From an optimization exercise on the open Yosys and OpenROAD flow, aimed at small area; shortcuts taken in it are not production practice. Function was checked by simulation only, so behaviour that the tests miss may differ from the original. Power and IR drop assume default switching activity.

==> design.v <==
module alu_unit(
    input wire [3:0] alu_operand1,  
    input wire [3:0] alu_operand2,  
    input wire [2:0] alu_op,        
    output reg [3:0] alu_result,    
    output reg zero_flag,           
    output reg negative_flag,       
    output reg carry_flag,          
    output reg overflow_flag        
);
    always @(*) begin
        alu_result = 4'h0;
        zero_flag = 1'b0;
        negative_flag = 1'b0;
        carry_flag = 1'b0;
        overflow_flag = 1'b0;
        case (alu_op)
            3'b000: begin  
                alu_result = alu_operand1 + alu_operand2;
                carry_flag = (alu_operand1 + alu_operand2) > 4'b1111;  
                overflow_flag = ((!alu_operand1[3] && !alu_operand2[3] && alu_result[3]) || (alu_operand1[3] && alu_operand2[3] && !alu_result[3]));  
            end
            3'b001: begin  
                alu_result = alu_operand1 - alu_operand2;
                carry_flag = (alu_operand1 >= alu_operand2);  
                overflow_flag = ((alu_operand1[3] && !alu_operand2[3] && !alu_result[3]) || (!alu_operand1[3] && alu_operand2[3] && alu_result[3]));  
            end
            3'b010: begin  
                alu_result = alu_operand1 & alu_operand2;
            end
            3'b011: begin  
                alu_result = alu_operand1 | alu_operand2;
            end
            3'b100: begin  
                alu_result = alu_operand1 ^ alu_operand2;
            end
            3'b101: begin  
                alu_result = ($signed(alu_operand1) < $signed(alu_operand2)) ? 4'h1 : 4'h0;
            end
            default: begin
                alu_result = 4'h0;  
            end
        endcase
        if (alu_result == 4'h0)
            zero_flag = 1'b1;
        if (alu_result[3] == 1'b1)  
            negative_flag = 1'b1;
    end
endmodule
module archon_hazard_override_unit (
    input wire                 clk,  
    input wire                 rst_n,  
    input wire [7:0]           internal_entropy_score_val,  
    input wire [15:0]          chaos_score_val,             
    input wire                 anomaly_detected_val,        
    input wire [7:0]           branch_miss_rate_tracker,    
    input wire [7:0]           cache_miss_rate_tracker,     
    input wire [7:0]           exec_pressure_tracker,       
    input wire [1:0]           ml_predicted_action,  
    input wire [20:0]          scaled_flush_threshold,      
    input wire [20:0]          scaled_stall_threshold,      
    output reg                override_flush_sig,          
    output reg                override_stall_sig,          
    output reg [1:0]          hazard_detected_level        
);
    reg [3:0] W_entropy;  
    reg [3:0] W_chaos;  
    reg [3:0] W_branch;  
    reg [3:0] W_cache;  
    reg [3:0] W_exec;  
    wire [11:0] weighted_entropy_score;    
    wire [19:0] weighted_chaos_score;      
    wire [11:0] weighted_branch_miss_score;  
    wire [11:0] weighted_cache_miss_score;   
    wire [11:0] weighted_exec_pressure_score;  
    wire [20:0] total_combined_hazard_score;  
    always @(*) begin
        case (ml_predicted_action)
            2'b00: begin  
                W_entropy = 4'd8;    
                W_chaos   = 4'd7;
                W_branch  = 4'd5;    
                W_cache   = 4'd6;
                W_exec    = 4'd4;    
            end
            2'b01: begin  
                W_entropy = 4'd10;  
                W_chaos   = 4'd9;
                W_branch  = 4'd7;    
                W_cache   = 4'd8;
                W_exec    = 4'd3;    
            end
            2'b10: begin  
                W_entropy = 4'd12;  
                W_chaos   = 4'd11;
                W_branch  = 4'd9;    
                W_cache   = 4'd10;
                W_exec    = 4'd2;    
            end
            2'b11: begin  
                W_entropy = 4'd15;  
                W_chaos   = 4'd15;  
                W_branch  = 4'd13;  
                W_cache    = 4'd14;  
                W_exec    = 4'd1;    
            end
            default: begin  
                W_entropy = 4'd8; W_chaos = 4'd7; W_branch = 4'd5; W_cache = 4'd6; W_exec = 4'd4;
            end
        endcase
    end
    assign weighted_entropy_score   = internal_entropy_score_val * W_entropy;
    assign weighted_chaos_score     = chaos_score_val * W_chaos;
    assign weighted_branch_miss_score = branch_miss_rate_tracker * W_branch;
    assign weighted_cache_miss_score    = cache_miss_rate_tracker * W_cache;  
    assign weighted_exec_pressure_score = exec_pressure_tracker * W_exec;
    assign total_combined_hazard_score =
        weighted_entropy_score +
        weighted_chaos_score +
        weighted_branch_miss_score +
        weighted_cache_miss_score +
        weighted_exec_pressure_score;
    always @(*) begin
        override_flush_sig = 1'b0;  
        override_stall_sig = 1'b0;  
        hazard_detected_level = 2'b00;  
        if (anomaly_detected_val) begin
            override_flush_sig = 1'b1;
            hazard_detected_level = 2'b11;  
        end else begin
            if (total_combined_hazard_score > scaled_flush_threshold) begin
                override_flush_sig = 1'b1;
                hazard_detected_level = 2'b10;  
            end else if (total_combined_hazard_score > scaled_stall_threshold) begin
                override_stall_sig = 1'b1;
                hazard_detected_level = 2'b01;  
            end else begin
                override_flush_sig = 1'b0;
                override_stall_sig = 1'b0;
                hazard_detected_level = 2'b00;  
            end
        end
    end
endmodule
module branch_target_buffer(
    input wire clk,
    input wire reset,
    input wire [3:0] pc_in,              
    input wire [3:0] branch_resolved_pc,  
    input wire branch_resolved_pc_valid,  
    input wire [3:0] branch_resolved_target_pc,  
    input wire branch_resolved_taken,  
    output wire [3:0] predicted_next_pc,  
    output wire predicted_taken          
);
    reg [4:0] btb_table [0:15];  
    integer i;  
    assign predicted_next_pc = btb_table[pc_in][3:0];
    assign predicted_taken = btb_table[pc_in][4];
    always @(posedge clk or posedge reset) begin
        if (reset) begin
            for (i = 0; i < 16; i = i + 1) begin  
                btb_table[i] <= 5'b0_0000;
            end
        end else begin
            if (branch_resolved_pc_valid) begin
                btb_table[branch_resolved_pc] <= {branch_resolved_taken, branch_resolved_target_pc};
            end
        end
    end
endmodule
module chaos_detector(
    input wire clk,
    input wire reset,
    input wire branch_mispredicted,  
    input wire [3:0] mem_access_addr,  
    input wire [3:0] data_mem_read_data,  
    output reg [15:0] chaos_score_out  
);
    always @(posedge clk or posedge reset) begin
        if (reset) begin
            chaos_score_out <= 16'h0000;
        end else begin
            if (branch_mispredicted) begin
                chaos_score_out <= chaos_score_out + 16'h0100;  
            end
            if (mem_access_addr == 4'hF && data_mem_read_data == 4'h5) begin  
                chaos_score_out <= chaos_score_out + 16'h0050;
            end
            if (chaos_score_out > 16'h0000) begin
                chaos_score_out <= chaos_score_out - 16'h0001;
            end
        end
    end
endmodule
module data_mem(
    input wire clk,              
    input wire reset,            
    input wire mem_write_enable,  
    input wire mem_read_enable,   
    input wire [3:0] addr,        
    input wire [3:0] write_data,  
    output reg [3:0] read_data    
);
    reg [3:0] dmem [0:15];  
    integer i;  
    always @(posedge clk or posedge reset) begin
        if (reset) begin
            for (i = 0; i < 16; i = i + 1) begin
                dmem[i] <= 4'h0;
            end
        end else if (mem_write_enable) begin
            dmem[addr] <= write_data;
        end
    end
    always @(posedge clk or posedge reset) begin
        if (reset) begin
            read_data <= 4'h0;
        end else if (mem_read_enable) begin
            read_data <= dmem[addr];
        end
    end
endmodule
module entropy_trigger_decoder(
    input wire [7:0] entropy_in,     
    output reg [1:0] signal_class    
);
    parameter THRESHOLD_LOW_TO_MID = 8'd85;      
    parameter THRESHOLD_MID_TO_CRITICAL = 8'd170;  
    always @(*) begin
        if (entropy_in <= THRESHOLD_LOW_TO_MID) begin
            signal_class = 2'b00;  
        end else if (entropy_in <= THRESHOLD_MID_TO_CRITICAL) begin
            signal_class = 2'b01;  
        end else begin
            signal_class = 2'b10;  
        end
    end
endmodule
module fsm_entropy_overlay (
    input wire clk,
    input wire rst_n,  
    input wire [1:0] ml_predicted_action,     
    input wire [7:0] internal_entropy_score,  
    input wire internal_hazard_flag,          
    input wire [1:0] classified_entropy_level,  
    input wire [2:0] instr_type,              
    input wire analog_lock_override,          
    input wire analog_flush_override,         
    input wire quantum_override_signal,       
    input wire shock_detected_in,             
    input wire [1:0] mission_profile_in,        
    input wire override_authentication_valid_in,  
    input wire [7:0] entropy_threshold_fsm_in,  
    output reg [1:0] fsm_state,               
    output reg [7:0] entropy_log_out,         
    output reg [2:0] instr_type_log_out       
);
    localparam STATE_NORMAL    = 2'b00;  
    localparam STATE_STALL     = 2'b01;  
    localparam STATE_FLUSH     = 2'b10;  
    localparam STATE_LOCK      = 2'b11;  
    localparam ML_OK    = 2'b00;  
    localparam ML_STALL = 2'b01;  
    localparam ML_FLUSH = 2'b10;  
    localparam ML_LOCK  = 2'b11;  
    localparam ENTROPY_LOW      = 2'b00;  
    localparam ENTROPY_MID      = 2'b01;  
    localparam ENTROPY_CRITICAL = 2'b10;  
    localparam INSTR_TYPE_ALU    = 3'b000;  
    localparam INSTR_TYPE_LOAD   = 3'b001;  
    localparam INSTR_TYPE_STORE  = 3'b010;  
    localparam INSTR_TYPE_BRANCH = 3'b011;  
    localparam INSTR_TYPE_JUMP   = 3'b100;  
    localparam INSTR_TYPE_OTHER  = 3'b111;  
    localparam MISSION_NORMAL     = 2'b00;
    localparam MISSION_HIGH_THREAT= 2'b01;
    localparam MISSION_DIAGNOSTIC = 2'b10;
    reg [1:0] current_state, next_state;
    always @(posedge clk or negedge rst_n) begin
        if (!rst_n) begin
            current_state <= STATE_NORMAL;
            entropy_log_out <= 8'h00;
            instr_type_log_out <= INSTR_TYPE_OTHER;
        end else begin
            current_state <= next_state;
            entropy_log_out <= internal_entropy_score;
            instr_type_log_out <= instr_type;
        end
    end
    always @(*) begin
        next_state = current_state;
        if (quantum_override_signal) begin
            next_state = STATE_LOCK;
        end
        else if (override_authentication_valid_in && analog_lock_override) begin
            next_state = STATE_LOCK;
        end
        else if (override_authentication_valid_in && analog_flush_override) begin
            next_state = STATE_FLUSH;
        end
        else if (shock_detected_in) begin
            if (current_state == STATE_STALL || current_state == STATE_FLUSH) begin
                next_state = STATE_LOCK;
            end else begin  
                next_state = STATE_FLUSH;
            end
        end
        else begin
            case (current_state)
                STATE_NORMAL: begin
                    case (ml_predicted_action)
                        ML_STALL: next_state = STATE_STALL;
                        ML_FLUSH: next_state = STATE_FLUSH;
                        ML_LOCK:  next_state = STATE_LOCK;
                        default: begin  
                            if (internal_hazard_flag) begin
                                next_state = STATE_STALL;  
                            end
                            else if (classified_entropy_level == ENTROPY_CRITICAL) begin
                                if (mission_profile_in == MISSION_HIGH_THREAT) begin
                                    next_state = STATE_LOCK;  
                                end else begin
                                    next_state = STATE_FLUSH;
                                end
                            end
                            else if (internal_entropy_score > entropy_threshold_fsm_in) begin  
                                if (mission_profile_in == MISSION_HIGH_THREAT) begin
                                    next_state = STATE_FLUSH;  
                                end else begin
                                    next_state = STATE_STALL;  
                                end
                            end
                            else if (classified_entropy_level == ENTROPY_MID) begin
                                case (instr_type)
                                    INSTR_TYPE_BRANCH, INSTR_TYPE_JUMP: next_state = STATE_STALL;
                                    INSTR_TYPE_LOAD, INSTR_TYPE_STORE: begin
                                        if (mission_profile_in == MISSION_HIGH_THREAT) begin
                                            next_state = STATE_FLUSH;  
                                        end else begin
                                            next_state = STATE_STALL;
                                        end
                                    end
                                    default: next_state = STATE_NORMAL;  
                                endcase
                            end
                        end
                    endcase
                end
                STATE_STALL: begin
                    case (ml_predicted_action)
                        ML_FLUSH: next_state = STATE_FLUSH;
                        ML_LOCK:  next_state = STATE_LOCK;
                        default: begin  
                            if (ml_predicted_action == ML_OK &&
                                !internal_hazard_flag &&
                                classified_entropy_level == ENTROPY_LOW &&
                                internal_entropy_score <= entropy_threshold_fsm_in) begin
                                next_state = STATE_NORMAL;  
                            end
                        end
                    endcase
                end
                STATE_FLUSH: begin
                    case (ml_predicted_action)
                        ML_LOCK: next_state = STATE_LOCK;
                        default: begin  
                            if (ml_predicted_action == ML_OK &&
                                !internal_hazard_flag &&
                                classified_entropy_level == ENTROPY_LOW &&
                                internal_entropy_score <= entropy_threshold_fsm_in) begin
                                next_state = STATE_NORMAL;  
                            end
                            else if (ml_predicted_action == ML_STALL) begin
                                next_state = STATE_STALL;
                            end
                        end
                    endcase
                end
                STATE_LOCK: begin
                    if (!quantum_override_signal &&
                        !(override_authentication_valid_in && analog_lock_override) &&  
                        !shock_detected_in &&  
                        ml_predicted_action != ML_LOCK &&  
                        !internal_hazard_flag &&  
                        classified_entropy_level != ENTROPY_CRITICAL &&  
                        internal_entropy_score <= entropy_threshold_fsm_in) begin  
                        next_state = STATE_NORMAL;  
                    end else begin
                        next_state = STATE_LOCK;  
                    end
                end
                default:
                    next_state = STATE_NORMAL;  
            endcase
        end
    end
    always @(*) begin  
        fsm_state = current_state;
    end
endmodule
module instruction_ram(
    input wire clk,              
    input wire reset,            
    input wire [3:0] pc_in,      
    output wire [15:0] instr_opcode  
);
    reg [15:0] rom_data;
    always @(*) begin
        case (pc_in)
            4'd0: rom_data = 16'h1234;
            4'd1: rom_data = 16'h2452;
            4'd2: rom_data = 16'h3678;
            4'd3: rom_data = 16'h4891;
            4'd4: rom_data = 16'h5ABA;
            4'd5: rom_data = 16'h6CDE;
            4'd6: rom_data = 16'h7F01;
            4'd7: rom_data = 16'h8002;
            4'd8: rom_data = 16'h9123;
            default: rom_data = 16'h0000;
        endcase
    end
    assign instr_opcode = rom_data;
endmodule
module pattern_detector(
    input clk,
    input reset,
    input wire zero_flag_current,
    input wire negative_flag_current,
    input wire carry_flag_current,
    input wire overflow_flag_current,
    output wire anomaly_detected_out  
);
    parameter HISTORY_DEPTH = 3;  
    reg [HISTORY_DEPTH-1:0] zero_flag_history;
    reg [HISTORY_DEPTH-1:0] negative_flag_history;
    reg [HISTORY_DEPTH-1:0] carry_flag_history;
    reg [HISTORY_DEPTH-1:0] overflow_flag_history;
    always @(posedge clk or posedge reset) begin
        if (reset) begin
            zero_flag_history <= 'b0;
            negative_flag_history <= 'b0;
            carry_flag_history <= 'b0;
            overflow_flag_history <= 'b0;
        end else begin
            zero_flag_history <= {zero_flag_history[HISTORY_DEPTH-2:0], zero_flag_current};
            negative_flag_history <= {negative_flag_history[HISTORY_DEPTH-2:0], negative_flag_current};
            carry_flag_history <= {carry_flag_history[HISTORY_DEPTH-2:0], carry_flag_current};
            overflow_flag_history <= {overflow_flag_history[HISTORY_DEPTH-2:0], overflow_flag_current};
        end
    end
    wire pattern1_match;
    wire pattern2_match;
    assign pattern1_match = (!zero_flag_history[2]) && (negative_flag_history[1]) && (carry_flag_history[0]);
    assign pattern2_match = (carry_flag_history[2]) && (!overflow_flag_history[1]) && (!zero_flag_history[0]);
    assign anomaly_detected_out = pattern1_match || pattern2_match;
endmodule
module quantum_entropy_detector(
    input wire clk,
    input wire reset,
    input wire [3:0] instr_opcode,  
    input wire [3:0] alu_result,    
    input wire zero_flag,           
    output reg [7:0] entropy_score_out  
);
    always @(posedge clk or posedge reset) begin
        if (reset) begin
            entropy_score_out <= 8'h00;
        end else begin
            if (instr_opcode != 4'h9) begin  
                if (alu_result == 4'h0 && !zero_flag) begin  
                    entropy_score_out <= entropy_score_out + 8'h10;  
                end else if (entropy_score_out < 8'hFF) begin  
                    entropy_score_out <= entropy_score_out + 8'h01;
                end
            end else begin
                if (entropy_score_out > 8'h00)
                    entropy_score_out <= entropy_score_out - 8'h01;
            end
        end
    end
endmodule
module register_file(
    input wire clk,              
    input wire reset,            
    input wire regfile_write_enable,  
    input wire [2:0] write_addr,  
    input wire [3:0] write_data,  
    input wire [2:0] read_addr1,  
    input wire [2:0] read_addr2,  
    output wire [3:0] read_data1,  
    output wire [3:0] read_data2   
);
    reg [3:0] registers [0:7];
    integer i;  
    always @(posedge clk or posedge reset) begin
        if (reset) begin
            for (i = 0; i < 8; i = i + 1) begin  
                registers[i] <= 4'h0;
            end
        end else if (regfile_write_enable) begin
            if (write_addr != 3'b000) begin
                registers[write_addr] <= write_data;
            end
        end
    end
    assign read_data1 = (read_addr1 == 3'b000) ? 4'h0 : registers[read_addr1];  
    assign read_data2 = (read_addr2 == 3'b000) ? 4'h0 : registers[read_addr2];  
endmodule
module entropy_shock_filter (
    input wire clk,
    input wire reset,  
    input wire [7:0] analog_entropy_in,  
    output reg shock_detected
);
reg [7:0] prev_sample;  
reg [7:0] delta;        
parameter [7:0] THRESHOLD = 8'd20;  
always @(posedge clk or posedge reset) begin
    if (reset) begin
        prev_sample <= 8'd0;
        delta <= 8'd0;
        shock_detected <= 1'b0;
    end else begin
        if (analog_entropy_in > prev_sample) begin
            delta <= analog_entropy_in - prev_sample;
        end else begin
            delta <= prev_sample - analog_entropy_in;
        end
        prev_sample <= analog_entropy_in;
        if (delta > THRESHOLD) begin
            shock_detected <= 1'b1;
        end else begin
            shock_detected <= 1'b0;
        end
    end
end
endmodule
module trigger_authorizer (
    input wire clk,                   
    input wire rst_n,                 
    input wire [7:0] entropy_score,   
    input wire analog_spike_detected, 
    input wire ml_risk_flag,          
    input wire manual_lock,           
    output wire enable_fire            
);
    localparam [2:0]  
        IDLE            = 3'b000,  
        CHECK           = 3'b001,  
        READY_TO_FIRE   = 3'b010,  
        LOCKED          = 3'b011,  
        FORCED_ABORT    = 3'b100;  
    reg [2:0] current_state;  
    reg [2:0] next_state;     
    localparam ENTROPY_FIRE_THRESHOLD = 8'd100;  
    reg enable_fire_pulse_reg;
    always @(posedge clk or negedge rst_n) begin
        if (!rst_n) begin
            current_state <= IDLE;
            enable_fire_pulse_reg <= 1'b0;
        end else begin
            current_state <= next_state;
            if (next_state == READY_TO_FIRE && current_state != READY_TO_FIRE) begin
                enable_fire_pulse_reg <= 1'b1;  
            end else begin
                enable_fire_pulse_reg <= 1'b0;  
            end
        end
    end
    always @(*) begin
        next_state = current_state;
        if (manual_lock) begin
            next_state = LOCKED;  
        end
        else if (analog_spike_detected || ml_risk_flag || (entropy_score >= ENTROPY_FIRE_THRESHOLD)) begin
            next_state = FORCED_ABORT;  
        end
        else begin
            case (current_state)
                IDLE: begin
                    next_state = CHECK;
                end
                CHECK: begin
                    if (!analog_spike_detected && !ml_risk_flag && (entropy_score < ENTROPY_FIRE_THRESHOLD) && !manual_lock) begin
                        next_state = READY_TO_FIRE;  
                    end else begin
                        next_state = IDLE;
                    end
                end
                READY_TO_FIRE: begin
                    next_state = IDLE;
                end
                LOCKED: begin
                    next_state = LOCKED;  
                end
                FORCED_ABORT: begin
                    next_state = FORCED_ABORT;  
                end
                default: begin
                    next_state = IDLE;
                end
            endcase
        end
    end
    assign enable_fire = enable_fire_pulse_reg;
endmodule
module pipeline_cpu(
    input wire clk,
    input wire reset,  
    input wire [15:0] external_entropy_in,  
    input wire [7:0] analog_entropy_raw_in,  
    input wire [1:0] ml_predicted_action,  
    input wire ml_risk_flag_in,          
    input wire manual_lock_in,           
    input wire internal_hazard_flag_for_fsm,  
    input wire analog_lock_override_in,   
    input wire analog_flush_override_in,  
    input wire quantum_override_signal_in,  
    input wire [1:0] mission_profile_in,         
    input wire override_authentication_valid_in,  
    input wire [7:0] entropy_threshold_fsm_in,   
    output wire [3:0] debug_pc,          
    output wire [15:0] debug_instr,       
    output wire debug_stall,             
    output wire debug_flush,             
    output wire debug_lock,              
    output wire [7:0] debug_fsm_entropy_log,  
    output wire [2:0] debug_fsm_instr_type_log,  
    output wire debug_hazard_flag,       
    output wire [1:0] debug_fsm_state,   
    output wire debug_shock_detected,    
    output wire [1:0] debug_classified_entropy,  
    output wire enable_fire_pulse_out     
);
    wire rst_n = ~reset;
    reg [3:0] pc_reg;
    wire [15:0] if_instr;
    wire [3:0] if_pc_plus_1;
    reg [3:0] next_pc;
    reg [3:0] if_id_pc_plus_1_reg;
    reg [15:0] if_id_instr_reg;
    wire [3:0] id_pc_plus_1;
    wire [15:0] id_instr;
    wire [3:0] id_operand1;
    wire [3:0] id_operand2;
    wire [2:0] id_rs1_addr;
    wire [2:0] id_rs2_addr;
    wire [2:0] id_rd_addr;
    reg [2:0] id_alu_op;
    wire [3:0] id_immediate;
    wire id_reg_write_enable;
    wire id_mem_read_enable;
    wire id_mem_write_enable;
    wire id_is_branch_inst;
    wire id_is_jump_inst;
    wire [3:0] id_branch_target;
    reg [2:0] instr_type_to_fsm_comb;
    reg [2:0] instr_type_to_fsm_reg;     
    wire [3:0] ex_opcode_from_ex_stage;  
    reg [3:0] id_ex_pc_plus_1_reg;
    reg [3:0] id_ex_operand1_reg;
    reg [3:0] id_ex_operand2_reg;
    reg [2:0] id_ex_rd_addr_reg;
    reg [2:0] id_ex_alu_op_reg;
    reg id_ex_reg_write_enable_reg;
    reg id_ex_mem_read_enable_reg;
    reg id_ex_mem_write_enable_reg;
    reg id_ex_is_branch_inst_reg;
    reg id_ex_is_jump_inst_reg;
    reg [3:0] id_ex_branch_target_reg;
    reg [15:0] id_ex_instr_reg;
    reg [3:0] id_ex_branch_pc_reg;
    wire [3:0] ex_alu_operand1;
    wire [3:0] ex_alu_operand2;
    wire [3:0] ex_alu_result;
    wire ex_zero_flag;
    wire ex_negative_flag;
    wire ex_carry_flag;
    wire ex_overflow_flag;
    wire [2:0] ex_rd_addr;
    wire ex_reg_write_enable;
    wire ex_mem_read_enable;
    wire ex_mem_write_enable;
    wire ex_is_branch_inst;
    wire ex_is_jump_inst;
    wire [3:0] ex_branch_target;
    wire [3:0] ex_branch_pc;
    reg [3:0] ex_mem_alu_result_reg;
    reg [3:0] ex_mem_mem_write_data_reg;
    reg [2:0] ex_mem_rd_addr_reg;
    reg ex_mem_reg_write_enable_reg;
    reg ex_mem_mem_read_enable_reg;
    reg ex_mem_mem_write_enable_reg;
    reg ex_mem_zero_flag_reg;
    reg ex_mem_is_branch_inst_reg;
    reg ex_mem_is_jump_inst_reg;
    reg [3:0] ex_mem_pc_plus_1_reg;
    reg [3:0] ex_mem_branch_target_reg;
    reg [3:0] ex_mem_branch_pc_reg;
    wire [3:0] mem_read_data;
    wire [3:0] mem_alu_result;
    wire [2:0] mem_rd_addr;
    wire mem_reg_write_enable;
    wire mem_mem_read_enable;
    wire mem_mem_write_enable;
    wire [3:0] mem_mem_addr;
    wire branch_actual_taken;
    wire branch_mispredicted_local;
    reg branch_mispredicted;
    wire [3:0] branch_resolved_pc;
    wire [3:0] branch_resolved_target_pc;
    reg [3:0] mem_wb_write_data_reg;
    reg [2:0] mem_wb_rd_addr_reg;
    reg mem_wb_reg_write_enable_reg;
    wire [3:0] wb_write_data;
    wire [2:0] wb_rd_addr;
    wire wb_reg_write_enable;
    wire pipeline_stall;
    wire pipeline_flush;
    reg [7:0] exec_pressure_counter;
    reg [7:0] cache_miss_rate_dummy;  
    wire aho_override_flush_req;
    wire aho_override_stall_req;
    wire [1:0] aho_hazard_level;
    wire new_fsm_internal_hazard_flag;
    wire [1:0] new_fsm_control_signal;
    wire [7:0] new_fsm_entropy_log;
    wire [2:0] new_fsm_instr_type_log;
    wire shock_detected_internal;  
    localparam AHO_SCALED_FLUSH_THRESH = 21'd1000000;  
    localparam AHO_SCALED_STALL_THRESH = 21'd500000;   
    wire [1:0] classified_entropy_level_wire;  
    wire [7:0] debug_branch_miss_rate;
    reg [7:0] branch_miss_rate_counter;
    wire pd_anomaly_detected_out;
    wire pd_reset;  
    wire trigger_enable_fire_internal;
    instruction_ram i_imem (
        .clk(clk),
        .reset(reset),
        .pc_in(pc_reg),
        .instr_opcode(if_instr)
    );
    register_file i_regfile (
        .clk(clk),
        .reset(reset),
        .regfile_write_enable(wb_reg_write_enable),
        .write_addr(wb_rd_addr),
        .write_data(wb_write_data),
        .read_addr1(id_rs1_addr),
        .read_addr2(id_rs2_addr),
        .read_data1(id_operand1),
        .read_data2(id_operand2)
    );
    alu_unit i_alu (
        .alu_operand1(ex_alu_operand1),
        .alu_operand2(ex_alu_operand2),
        .alu_op(id_ex_alu_op_reg),
        .alu_result(ex_alu_result),
        .zero_flag(ex_zero_flag),
        .negative_flag(ex_negative_flag),
        .carry_flag(ex_carry_flag),
        .overflow_flag(ex_overflow_flag)
    );
    data_mem i_dmem (
        .clk(clk),
        .reset(reset),
        .mem_write_enable(mem_mem_write_enable),
        .mem_read_enable(mem_mem_read_enable),
        .addr(mem_mem_addr),
        .write_data(ex_mem_mem_write_data_reg),
        .read_data(mem_read_data)
    );
    wire [3:0] if_btb_predicted_next_pc;
    wire if_btb_predicted_taken;
    branch_target_buffer i_btb (
        .clk(clk),
        .reset(reset),
        .pc_in(pc_reg),
        .branch_resolved_pc(branch_resolved_pc),
        .branch_resolved_pc_valid(ex_mem_is_branch_inst_reg || ex_mem_is_jump_inst_reg),
        .branch_resolved_target_pc(branch_resolved_target_pc),
        .branch_resolved_taken(branch_actual_taken),
        .predicted_next_pc(if_btb_predicted_next_pc),
        .predicted_taken(if_btb_predicted_taken)
    );
    wire [3:0] qed_instr_opcode_input;
    assign qed_instr_opcode_input = id_ex_instr_reg[15:12];
    wire qed_reset = reset;
    wire [7:0] qed_entropy_score_out;  
    quantum_entropy_detector i_qed (
        .clk(clk),
        .reset(qed_reset),
        .instr_opcode(qed_instr_opcode_input),
        .alu_result(ex_alu_result),
        .zero_flag(ex_zero_flag),
        .entropy_score_out(qed_entropy_score_out)
    );
    wire cd_reset = reset;
    wire [15:0] cd_chaos_score_out;
    chaos_detector i_chaos_detector (
        .clk(clk),
        .reset(cd_reset),
        .branch_mispredicted(branch_mispredicted),
        .mem_access_addr(mem_mem_addr),
        .data_mem_read_data(mem_read_data),
        .chaos_score_out(cd_chaos_score_out)
    );
    assign pd_reset = reset;  
    pattern_detector i_pattern_detector (
        .clk(clk),
        .reset(pd_reset),
        .zero_flag_current(ex_zero_flag),
        .negative_flag_current(ex_negative_flag),
        .carry_flag_current(ex_carry_flag),
        .overflow_flag_current(ex_overflow_flag),
        .anomaly_detected_out(pd_anomaly_detected_out)
    );
    entropy_shock_filter u_entropy_shock_filter (
        .clk(clk),
        .reset(reset),
        .analog_entropy_in(analog_entropy_raw_in),
        .shock_detected(shock_detected_internal)  
    );
    always @(posedge clk or posedge reset) begin
        if (reset) begin
            branch_miss_rate_counter <= 8'h0;
        end else begin
            if (~pipeline_stall && ~pipeline_flush) begin
                if (branch_mispredicted) begin
                    if (branch_miss_rate_counter < 8'hFF) begin
                        branch_miss_rate_counter <= branch_miss_rate_counter + 8'h1;
                    end
                end else begin  
                    if (branch_miss_rate_counter > 8'h0) begin
                        branch_miss_rate_counter <= branch_miss_rate_counter - 8'h1;
                    end
                end  
            end
        end
    end
    assign debug_branch_miss_rate = branch_miss_rate_counter;
    archon_hazard_override_unit i_aho (
        .clk(clk),
        .rst_n(rst_n),
        .internal_entropy_score_val(qed_entropy_score_out),
        .chaos_score_val(cd_chaos_score_out),
        .anomaly_detected_val(pd_anomaly_detected_out),
        .branch_miss_rate_tracker(debug_branch_miss_rate),
        .cache_miss_rate_tracker(cache_miss_rate_dummy),
        .exec_pressure_tracker(exec_pressure_counter),
        .ml_predicted_action(ml_predicted_action),  
        .scaled_flush_threshold(AHO_SCALED_FLUSH_THRESH),
        .scaled_stall_threshold(AHO_SCALED_STALL_THRESH),
        .override_flush_sig(aho_override_flush_req),
        .override_stall_sig(aho_override_stall_req),
        .hazard_detected_level(aho_hazard_level)
    );
    entropy_trigger_decoder i_entropy_decoder (
        .entropy_in(analog_entropy_raw_in),  
        .signal_class(classified_entropy_level_wire)
    );
    assign ex_opcode_from_ex_stage = id_ex_instr_reg[15:12];
    always @(*) begin
        case (ex_opcode_from_ex_stage)
            4'h1, 4'h2, 4'h3, 4'h6: instr_type_to_fsm_comb = 3'b000;  
            4'h4:                   instr_type_to_fsm_comb = 3'b001;  
            4'h5:                   instr_type_to_fsm_comb = 3'b010;  
            4'h7:                   instr_type_to_fsm_comb = 3'b011;  
            4'h8:                   instr_type_to_fsm_comb = 3'b100;  
            default:                instr_type_to_fsm_comb = 3'b111;  
        endcase
    end
    always @(posedge clk or posedge reset) begin
        if (reset) begin
            instr_type_to_fsm_reg <= 3'b111;  
        end else begin
            if (~pipeline_stall && ~pipeline_flush) begin
                instr_type_to_fsm_reg <= instr_type_to_fsm_comb;
            end
        end
    end
    assign new_fsm_internal_hazard_flag = aho_override_flush_req || aho_override_stall_req || internal_hazard_flag_for_fsm;
    fsm_entropy_overlay i_entropy_fsm (
        .clk(clk),
        .rst_n(rst_n),
        .ml_predicted_action(ml_predicted_action),  
        .internal_entropy_score(qed_entropy_score_out),
        .internal_hazard_flag(new_fsm_internal_hazard_flag),
        .classified_entropy_level(classified_entropy_level_wire),
        .instr_type(instr_type_to_fsm_reg),
        .analog_lock_override(analog_lock_override_in),
        .analog_flush_override(analog_flush_override_in),
        .quantum_override_signal(quantum_override_signal_in),
        .shock_detected_in(shock_detected_internal),  
        .mission_profile_in(mission_profile_in),
        .override_authentication_valid_in(override_authentication_valid_in),
        .entropy_threshold_fsm_in(entropy_threshold_fsm_in),
        .fsm_state(new_fsm_control_signal),
        .entropy_log_out(new_fsm_entropy_log),
        .instr_type_log_out(new_fsm_instr_type_log)
    );
    trigger_authorizer i_trigger_authorizer (
        .clk(clk),
        .rst_n(rst_n),
        .entropy_score(qed_entropy_score_out),  
        .analog_spike_detected(shock_detected_internal),  
        .ml_risk_flag(ml_risk_flag_in),          
        .manual_lock(manual_lock_in),            
        .enable_fire(trigger_enable_fire_internal)  
    );
    assign enable_fire_pulse_out = trigger_enable_fire_internal;
    wire entropy_ctrl_stall;
    wire entropy_ctrl_flush;
    assign entropy_ctrl_stall = 1'b0;
    assign entropy_ctrl_flush = 1'b0;
    assign pipeline_flush = (new_fsm_control_signal == 2'b10) ||  
                            (new_fsm_control_signal == 2'b11) ||  
                            entropy_ctrl_flush;                    
    assign pipeline_stall = (new_fsm_control_signal == 2'b01) ||  
                            (new_fsm_control_signal == 2'b11) ||  
                            entropy_ctrl_stall;                    
    always @(posedge clk or posedge reset) begin
        if (reset) begin
            exec_pressure_counter <= 8'h0;
            cache_miss_rate_dummy <= 8'h0;
        end else begin
            if (pipeline_flush) begin
                exec_pressure_counter <= 8'h0;
                cache_miss_rate_dummy <= 8'h0;
            end else if (~pipeline_stall) begin
                if (id_ex_instr_reg[15:12] != 4'h9) begin  
                    if (exec_pressure_counter < 8'hFF) begin
                        exec_pressure_counter <= exec_pressure_counter + 8'h1;
                    end
                end else begin  
                    if (exec_pressure_counter > 8'h0) begin
                        exec_pressure_counter <= exec_pressure_counter - 8'h1;
                    end
                end  
                if (cache_miss_rate_dummy < 8'hFF && (exec_pressure_counter % 5 == 0)) begin
                    cache_miss_rate_dummy <= cache_miss_rate_dummy + 8'h1;
                end else if (cache_miss_rate_dummy > 8'h0 && (exec_pressure_counter % 7 == 0)) begin
                    cache_miss_rate_dummy <= cache_miss_rate_dummy - 8'h1;
                end
            end
        end
    end
    assign if_pc_plus_1 = pc_reg + 4'b0001;
    always @(posedge clk or posedge reset) begin
        if (reset) begin
            pc_reg <= 4'h0;
        end else begin
            if (pipeline_flush) begin
                pc_reg <= 4'h0;
            end else if (pipeline_stall) begin
                pc_reg <= pc_reg;
            end else begin  
                pc_reg <= next_pc;
            end  
        end
    end
    always @(*) begin
        next_pc = if_pc_plus_1;
        if (ex_mem_is_jump_inst_reg) begin
            next_pc = ex_mem_branch_target_reg;
        end else if (ex_mem_is_branch_inst_reg) begin
            if (branch_actual_taken) begin
                next_pc = ex_mem_branch_target_reg;
            end else begin  
                next_pc = ex_mem_pc_plus_1_reg;
            end  
        end else if (if_btb_predicted_taken) begin
            next_pc = if_btb_predicted_next_pc;
        end
    end
    always @(posedge clk or posedge reset) begin
        if (reset) begin
            if_id_pc_plus_1_reg <= 4'h0;
            if_id_instr_reg <= 16'h0000;
        end else begin
            if (~pipeline_flush && ~pipeline_stall) begin
                if_id_pc_plus_1_reg <= if_pc_plus_1;
                if_id_instr_reg <= if_instr;
            end
        end
    end
    assign id_pc_plus_1 = if_id_pc_plus_1_reg;
    assign id_instr = if_id_instr_reg;
    wire [3:0] id_opcode = id_instr[15:12];
    assign id_rd_addr = id_instr[11:9];
    assign id_rs1_addr = id_instr[8:6];
    assign id_rs2_addr = id_instr[5:3];
    assign id_immediate = {1'b0, id_instr[2:0]};
    assign id_reg_write_enable = (id_opcode == 4'h1 || id_opcode == 4'h2 || id_opcode == 4'h3 ||
                                  id_opcode == 4'h4 || id_opcode == 4'h6 || id_opcode == 4'h0);
    assign id_mem_read_enable  = (id_opcode == 4'h4);
    assign id_mem_write_enable = (id_opcode == 4'h5);
    assign id_is_branch_inst   = (id_opcode == 4'h7);
    assign id_is_jump_inst     = (id_opcode == 4'h8);
    assign id_branch_target     = id_instr[3:0];
    always @(*) begin
        case (id_opcode)
            4'h1: id_alu_op = 3'b000;  
            4'h2: id_alu_op = 3'b000;  
            4'h3: id_alu_op = 3'b001;  
            4'h4: id_alu_op = 3'b000;  
            4'h5: id_alu_op = 3'b000;  
            4'h6: id_alu_op = 3'b100;  
            4'h7: id_alu_op = 3'b001;  
            default: id_alu_op = 3'b000;  
        endcase
    end
    wire ex_mem_writes_to_rs1_id = ex_mem_reg_write_enable_reg && (ex_mem_rd_addr_reg == id_rs1_addr);
    wire ex_mem_writes_to_rs2_id = ex_mem_reg_write_enable_reg && (ex_mem_rd_addr_reg == id_rs2_addr);
    wire mem_wb_writes_to_rs1_id = mem_wb_reg_write_enable_reg && (mem_wb_rd_addr_reg == id_rs1_addr);
    wire mem_wb_writes_to_rs2_id = mem_wb_reg_write_enable_reg && (mem_wb_rd_addr_reg == id_rs2_addr);
    wire [3:0] forward_operand1 = (ex_mem_writes_to_rs1_id && (id_rs1_addr != 3'b000)) ? ex_mem_alu_result_reg :
                                  (mem_wb_writes_to_rs1_id && (id_rs1_addr != 3'b000)) ? mem_wb_write_data_reg :
                                  id_operand1;
    wire [3:0] forward_operand2 = (ex_mem_writes_to_rs2_id && (id_rs2_addr != 3'b000)) ? ex_mem_alu_result_reg :
                                  (mem_wb_writes_to_rs2_id && (id_rs2_addr != 3'b000)) ? mem_wb_write_data_reg :
                                  id_operand2;
    always @(posedge clk or posedge reset) begin
        if (reset) begin
            id_ex_pc_plus_1_reg <= 4'h0;
            id_ex_operand1_reg <= 4'h0;
            id_ex_operand2_reg <= 4'h0;
            id_ex_rd_addr_reg <= 3'h0;
            id_ex_alu_op_reg <= 3'h0;
            id_ex_reg_write_enable_reg <= 1'b0;
            id_ex_mem_read_enable_reg <= 1'b0;
            id_ex_mem_write_enable_reg <= 1'b0;
            id_ex_is_branch_inst_reg <= 1'b0;
            id_ex_is_jump_inst_reg <= 1'b0;
            id_ex_branch_target_reg <= 4'h0;
            id_ex_instr_reg <= 16'h0000;
            id_ex_branch_pc_reg <= 4'h0;
        end else begin
            if (~pipeline_flush && ~pipeline_stall) begin
                id_ex_pc_plus_1_reg <= id_pc_plus_1;
                id_ex_operand1_reg <= forward_operand1;
                id_ex_operand2_reg <= (id_opcode == 4'h2 || id_opcode == 4'h4 || id_opcode == 4'h5) ? id_immediate : forward_operand2;
                id_ex_rd_addr_reg <= id_rd_addr;
                id_ex_alu_op_reg <= id_alu_op;
                id_ex_reg_write_enable_reg <= id_reg_write_enable;
                id_ex_mem_read_enable_reg <= id_mem_read_enable;
                id_ex_mem_write_enable_reg <= id_mem_write_enable;
                id_ex_is_branch_inst_reg <= id_is_branch_inst;
                id_ex_is_jump_inst_reg <= id_is_jump_inst;
                id_ex_branch_target_reg <= id_branch_target;
                id_ex_instr_reg <= id_instr;
                id_ex_branch_pc_reg <= id_pc_plus_1 - 4'h1;
            end
        end
    end
    assign ex_alu_operand1 = id_ex_operand1_reg;
    assign ex_alu_operand2 = id_ex_operand2_reg;
    assign ex_rd_addr = id_ex_rd_addr_reg;
    assign ex_reg_write_enable = id_ex_reg_write_enable_reg;
    assign ex_mem_read_enable = id_ex_mem_read_enable_reg;
    assign ex_mem_write_enable = id_ex_mem_write_enable_reg;
    assign ex_is_branch_inst = id_ex_is_branch_inst_reg;
    assign ex_is_jump_inst = id_ex_is_jump_inst_reg;
    assign ex_branch_target = id_ex_branch_target_reg;
    assign ex_branch_pc = id_ex_branch_pc_reg;
    wire [3:0] actual_branch_target_calc;
    assign actual_branch_target_calc = ex_branch_pc + ex_branch_target;
    always @(posedge clk or posedge reset) begin
        if (reset) begin
            ex_mem_alu_result_reg       <= 4'h0;
            ex_mem_mem_write_data_reg   <= 4'h0;
            ex_mem_rd_addr_reg          <= 3'h0;
            ex_mem_reg_write_enable_reg <= 1'b0;
            ex_mem_mem_read_enable_reg  <= 1'b0;
            ex_mem_mem_write_enable_reg <= 1'b0;
            ex_mem_zero_flag_reg        <= 1'b0;
            ex_mem_is_branch_inst_reg   <= 1'b0;
            ex_mem_is_jump_inst_reg     <= 1'b0;
            ex_mem_pc_plus_1_reg        <= 4'h0;
            ex_mem_branch_target_reg    <= 4'h0;
            ex_mem_branch_pc_reg        <= 4'h0;
        end else begin
            if (~pipeline_flush && ~pipeline_stall) begin
                ex_mem_alu_result_reg       <= ex_alu_result;
                ex_mem_mem_write_data_reg   <= ex_alu_operand2;
                ex_mem_rd_addr_reg          <= ex_rd_addr;
                ex_mem_reg_write_enable_reg <= ex_reg_write_enable;
                ex_mem_mem_read_enable_reg  <= ex_mem_read_enable;
                ex_mem_mem_write_enable_reg <= ex_mem_write_enable;
                ex_mem_zero_flag_reg        <= ex_zero_flag;
                ex_mem_is_branch_inst_reg   <= ex_is_branch_inst;
                ex_mem_is_jump_inst_reg     <= ex_is_jump_inst;
                ex_mem_pc_plus_1_reg        <= id_ex_pc_plus_1_reg;
                ex_mem_branch_target_reg    <= actual_branch_target_calc;
                ex_mem_branch_pc_reg        <= ex_branch_pc;
            end
        end
    end
    assign mem_alu_result = ex_mem_alu_result_reg;
    assign mem_rd_addr = ex_mem_rd_addr_reg;
    assign mem_reg_write_enable = ex_mem_reg_write_enable_reg;
    assign mem_mem_read_enable = ex_mem_mem_read_enable_reg;
    assign mem_mem_write_enable = ex_mem_mem_write_enable_reg;
    assign mem_mem_addr = ex_mem_alu_result_reg;
    assign branch_actual_taken = ex_mem_is_branch_inst_reg && ex_mem_zero_flag_reg;
    assign branch_resolved_pc = ex_mem_branch_pc_reg;
    assign branch_resolved_target_pc = ex_mem_branch_target_reg;
    assign branch_mispredicted_local =
        (ex_mem_is_branch_inst_reg || ex_mem_is_jump_inst_reg) ?
            (ex_mem_is_branch_inst_reg ?
                ((if_btb_predicted_taken != branch_actual_taken) ||
                 (branch_actual_taken && (if_btb_predicted_next_pc != branch_resolved_target_pc))) :
                (ex_mem_is_jump_inst_reg && (if_btb_predicted_next_pc != branch_resolved_target_pc))) : 1'b0;
    always @(posedge clk or posedge reset) begin
        if (reset) begin
            branch_mispredicted <= 1'b0;
        end else begin
            if (~pipeline_stall && ~pipeline_flush) begin
                branch_mispredicted <= branch_mispredicted_local;
            end
        end
    end
    always @(posedge clk or posedge reset) begin
        if (reset) begin
            mem_wb_write_data_reg <= 4'h0;
            mem_wb_rd_addr_reg <= 3'h0;
            mem_wb_reg_write_enable_reg <= 1'b0;
        end else begin
            if (~pipeline_flush && ~pipeline_stall) begin
                if (mem_mem_read_enable) begin
                    mem_wb_write_data_reg <= mem_read_data;
                end else begin  
                    mem_wb_write_data_reg <= mem_alu_result;
                end  
                mem_wb_rd_addr_reg <= mem_rd_addr;
                mem_wb_reg_write_enable_reg <= mem_reg_write_enable;
            end
        end
    end
    assign wb_write_data = mem_wb_write_data_reg;
    assign wb_rd_addr = mem_wb_rd_addr_reg;
    assign wb_reg_write_enable = mem_wb_reg_write_enable_reg;
    assign debug_pc = pc_reg;
    assign debug_instr = if_instr;
    assign debug_stall = pipeline_stall;
    assign debug_flush = pipeline_flush;
    assign debug_lock = (new_fsm_control_signal == 2'b11);
    assign debug_fsm_entropy_log = new_fsm_entropy_log;
    assign debug_fsm_instr_type_log = new_fsm_instr_type_log;
    assign debug_hazard_flag = new_fsm_internal_hazard_flag;
    assign debug_fsm_state = new_fsm_control_signal;
    assign debug_shock_detected = shock_detected_internal;
    assign debug_classified_entropy = classified_entropy_level_wire;
endmodule
module archon_top (
    input wire clk,
    input wire reset,  
    input wire [15:0] external_entropy_in,  
    input wire [7:0] analog_entropy_raw,    
    input wire [1:0] ml_predicted_action,  
    input wire ml_risk_flag_top,           
    input wire manual_lock_top,            
    input wire analog_lock_override,
    input wire analog_flush_override,
    input wire quantum_override_signal,  
    input wire [1:0] mission_profile,          
    input wire override_authentication_valid,  
    input wire [7:0] entropy_threshold_fsm,    
    output wire [3:0] cpu_debug_pc,
    output wire [15:0] cpu_debug_instr,
    output wire cpu_debug_stall,
    output wire cpu_debug_flush,
    output wire cpu_debug_lock,
    output wire [7:0] cpu_debug_fsm_entropy_log,
    output wire [2:0] cpu_debug_fsm_instr_type_log,
    output wire cpu_debug_hazard_flag,
    output wire [1:0] cpu_debug_fsm_state,
    output wire cpu_debug_shock_detected,
    output wire [1:0] cpu_debug_classified_entropy,
    output wire system_enable_fire_pulse  
);
    wire archon_top_internal_hazard_to_cpu = 1'b0;  
    pipeline_cpu u_pipeline_cpu (
        .clk(clk),
        .reset(reset),
        .external_entropy_in(external_entropy_in),
        .analog_entropy_raw_in(analog_entropy_raw),
        .ml_predicted_action(ml_predicted_action),  
        .ml_risk_flag_in(ml_risk_flag_top),
        .manual_lock_in(manual_lock_top),
        .internal_hazard_flag_for_fsm(archon_top_internal_hazard_to_cpu),
        .analog_lock_override_in(analog_lock_override),
        .analog_flush_override_in(analog_flush_override),
        .quantum_override_signal_in(quantum_override_signal),
        .mission_profile_in(mission_profile),
        .override_authentication_valid_in(override_authentication_valid),
        .entropy_threshold_fsm_in(entropy_threshold_fsm),
        .debug_pc(cpu_debug_pc),
        .debug_instr(cpu_debug_instr),
        .debug_stall(cpu_debug_stall),
        .debug_flush(cpu_debug_flush),
        .debug_lock(cpu_debug_lock),
        .debug_fsm_entropy_log(cpu_debug_fsm_entropy_log),
        .debug_fsm_instr_type_log(cpu_debug_fsm_instr_type_log),
        .debug_hazard_flag(cpu_debug_hazard_flag),
        .debug_fsm_state(cpu_debug_fsm_state),
        .debug_shock_detected(cpu_debug_shock_detected),
        .debug_classified_entropy(cpu_debug_classified_entropy),
        .enable_fire_pulse_out(system_enable_fire_pulse)
    );
endmodule
==> run.sh <==
#!/bin/bash
# synth_recipe.tcl (not shown) runs the flow's synth.tcl, then flattens the netlist and writes it again
# the make line also repeats each setting of config.mk as NAME=value (left out here)
make -C /OpenROAD-flow-scripts/flow DESIGN_CONFIG=/design/flow/config.mk WORK_HOME=/design/flow/orfs CLKGATE_MAP_FILE= SYNTH_SCRIPT=/design/flow/synth_recipe.tcl finish
==> config.mk <==
export PLATFORM = sky130hd
export DESIGN_NAME = archon_top
export DESIGN_NICKNAME = archon_top
export VERILOG_FILES = /design/flow/design.v
export SDC_FILE = /design/flow/constraint.sdc
export NUM_CORES = 4
export LEC_CHECK = 0
export CAP_MARGIN = 20
export CORE_MARGIN = 2
export CORE_UTILIZATION = 40
export SLEW_MARGIN = 20
==> constraint.sdc <==
create_clock -name core_clock -period 20.0 [get_ports {clk}]
set_input_delay 4.0000 -clock core_clock [delete_from_list [all_inputs] [get_ports {clk}]]
set_output_delay 4.0000 -clock core_clock [all_outputs]
set_load 0.01 [all_outputs]
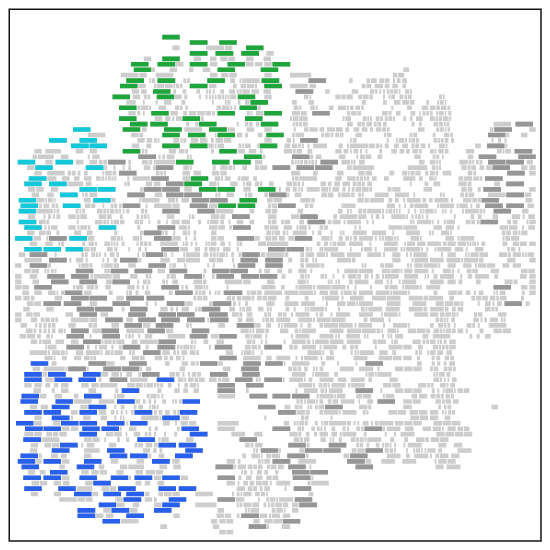
Fig. 1. Where the registers sit.
Drawn at 2 px/micron.
legend:
  cyan:
    signal: u_pipeline_cpu.i_regfile.registers
    placed_flops: 28
  blue:
    signal: u_pipeline_cpu.i_btb.btb_table
    placed_flops: 80
    where: south-west
  green:
    signal: u_pipeline_cpu.i_dmem.dmem
    placed_flops: 64
not coloured: 191
sequential cell area: 9090 sq um
sequential power: 0.000877 W
Finished Core Util: 44.7%

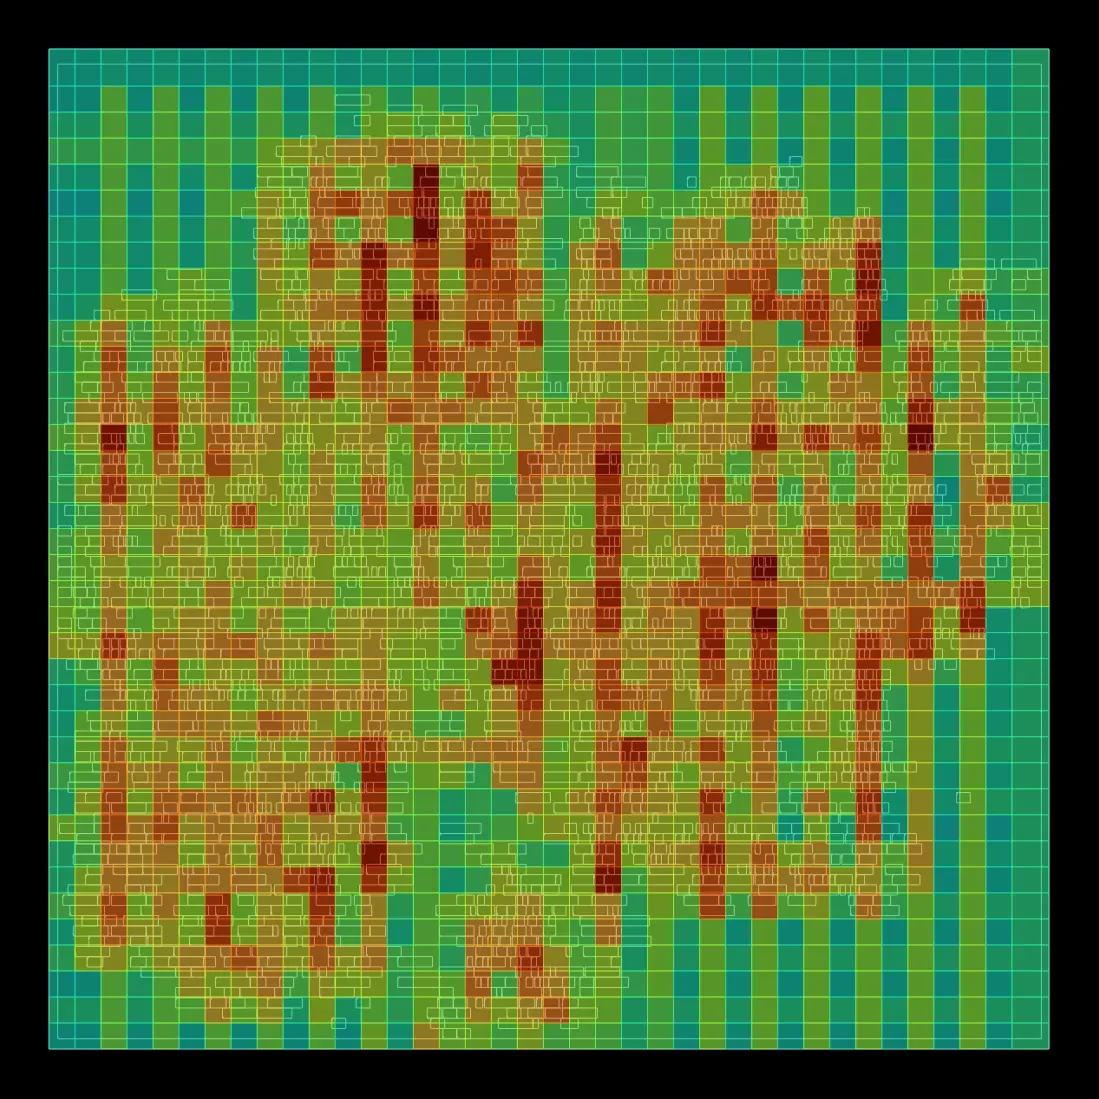
Fig. 2. Routing congestion.
met1 usage: 26.2%
M2 GR Usage: 31.7%
routed len/inst: 18.6 microns
GRT busiest layer: met2

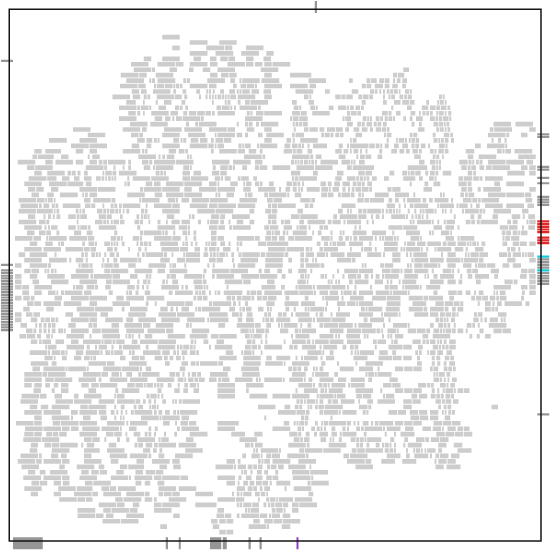
Fig. 3. Pin map.
Drawn at 2 px/micron. Pins as bars across the die edge, other pins in grey.
legend:
  cyan:
    port: cpu_debug_fsm_state
    pins: 2
    direction: output
    edge: east
  purple:
    port: cpu_debug_shock_detected
    pins: 1
    direction: output
    edge: south
  red:
    port: entropy_threshold_fsm
    pins: 8
    direction: input
    edge: east
all pins by edge: 30 east, 29 south, 25 west, 1 north
Chip Height: 265 microns
Die Wd: 265 microns
PortBufs: 68

==> out/qor.yml <==
max_freq_mhz: 57.5
top_regs: "u_pipeline_cpu.i_btb.btb_table (80), u_pipeline_cpu.i_dmem.dmem (64), u_pipeline_cpu.i_regfile.registers (28)"
slowest_delay_ps: 1160
fin_ws_ps: 2620
synth-seq-area-share_pct: 33.3
crit_fanout: 32
synth_nets: 3126
synthMuxAreaShare_pct: 11.6
layout-drive-gt1-share_pct: 13.5
clk_path_buf_depth: 3
n_antenna_cell: 0
status: "finished clean"
pre_cts_slack_ps: 2610
numCtsBuffers: 42
dr.pass1.iters: 7
holdCritPathClass: "reg -> reg"
clk_pin_slew_ps: 60
crit_chain: "clkdlybuf4s50_1 -> clkinv_1 -> ha_1 -> nand2b_1 -> fa_1 -> fa_1 -> fa_1 -> inv_1 -> fa_1 -> fa_1 -> fa_1 -> inv_1 -> fa_1 -> inv_1 -> ha_1 -> a21o_1 -> a21o_1 -> a21oi_1 -> o21ai_0 -> a211o_1 -> xor2_1 -> o2111a_1 -> a211o_1 -> clkdlybuf4s50_1"
postCtsSetupRepairBufs: 0
grt_pass1_wl_microns: 110000
synth_cells: 2733
antenna_found_initial: 1
slew_headroom_pct: 22.9
cts_tree: "done"
num_vias: 20243
synth_area_leaders: "dfrtp_1 33%, fa_1 11%, mux2_2 9.7%"
finalCritPeriodShare_pct: 86.9
synth-main-ff-cell: "dfrtp_1"
max-vdd-ir-drop_mv: 0.0724
yosys.area.top_type_share_pct: 32.8
routabilityCongestion: 0.882
coreArea_sq_um: 67400
start_util_pct: 40.5
min_period_ps: 17380
drc: 0
synth_cell_types: 96
leakagePower_nw: 14.4
largest_reg_flops: 80
synth.largest_area_cell: "dfrtp_1"
drv_slew: 0
synth_compound_area_share_pct: 13.6
critPathArrivalTime_ps: 13380
dieArea_sq_um: 70300
finalPower_w: 0.00237
cts_hold_buffers: 0
fin_skew_ps: 27.4
placed_cell_area_sq_um: 28700
finish.net_count: 3120
[placed cells by master, fill, tap and decap left out, drive strengths merged, types with 10 or more instances in the layout]
cell type      count
dfrtp            357
inv              264
mux2             234
ha               204
nor2             184
nand2            161
fa               145
a21oi            144
o21ai            111
clkdlybuf4s50     68
xnor2             64
nor2b             60
clkbuf            57
nand3             56
nand2b            55
and2              52
nor3              40
a21o              36
mux2i             35
a31oi             25
xor2              23
nand4             22
a211oi            21
buf               21
a221oi            19
a22oi             16
o22ai             15
o21bai            14
a22o              13
o21a              12
nor4              12
a222oi            11
o221ai            11
or2               10
and3              10
o31ai             10
clkinv            10
[metrics by stage]
stage	cells	hold WS, ps	util (%)
4_1_cts	3630	359	44.7
2_1_floorplan	2733	331	-
3_5_place_dp	3556	340	42.5
5_1_grt	3630	360	44.7
3_3_place_gp	3556	334	42.5
6_report	3630	354	44.7
[power by group]
part,internal (W),switching [W],total (W)
sequential,0.000784,0.0000931,0.000877
clock,0.000498,0.000327,0.000826
combinational,0.000272,0.000393,0.000665
[metal layers]
layer  global-route usage, %  share of wire [%]  vias up  routed length (microns)
met4                    5.30                2.3        0                     1570
met2                    31.7                 47      550                    31600
li1                        -                  -     9496                        -
met1                    26.2                 45    10096                    30500
met3                    3.54                5.7      101                     3880
met5                       0                  0        -                        0
[cells by family after synthesis]
kind of cell / count (synthesis)
buf+inv: 403
flops: 363
xor+xnor: 87
simple gates: 705
mux: 277
compound gates: 548
fa+ha+maj: 350
[cell type report]
type	count	area [sq um]
fillers	6273	37200
clock buffers	57	1190
clock inverters	17	293
flip-flops and latches	363	9090
repair buffers	89	851
multi-input cells	1967	16600
well taps	873	1090
inverters	264	998
[critical path, delay by kind of cell]
kind | cells | cell delay (ps)
XOR/XNOR | 1 | 150
AO/OA/AOI/OAI | 7 | 1760
AND/OR/NAND/NOR | 1 | 230
adder cells (fa/ha/maj) | 9 | 5110
buffers and inverters | 6 | 2090
[final timing paths]
kind / startpoint / endpoint / slack [ps]
max reg2reg: u_pipeline_cpu.exec_pressure_counter[5] / u_pipeline_cpu.i_entropy_fsm.current_state[0] / 11900
max in group asynchronous: reset / u_pipeline_cpu.i_btb.btb_table[8][4] / 13670
min: flip-flop / flip-flop / 350
min in group asynchronous: reset / asynchronous set/reset pin / 3970
max: ml_predicted_action[0] / cpu_debug_hazard_flag / 2620
min reg2reg: flip-flop / flip-flop / 350

port drivers added, routing unchanged:
In the flow no input, the clock included, has a driving cell. The finished layout below was timed again as built, in two steps.
Step 1 sets driving cells, clkbuf_16 on the clock port and buf_2 on the other inputs (assumed; they add their load-dependent delay and slew).
Step 2, shift: input delay + t, output delay - t, t = (earliest + latest rising clock arrival at the registers) / 2. This alone moves slack from input paths to output paths.
a / b / c = no drivers / after step 1 / after step 2; a / b = the first two.
shift t [ns]: 0.639
setup slack, ns: 2.618 / 2.584 / 2.584
hold slack, ns: 0.354 / 0.354 / 0.354
clock arrival spread, ns: 0.032 / 0.031
worst data-port slew with drivers (ns): 0.04
After both steps this run still meets setup and hold. The setup slack of this run moves by -0.034 ns with the drivers and by -0.034 ns with both steps.
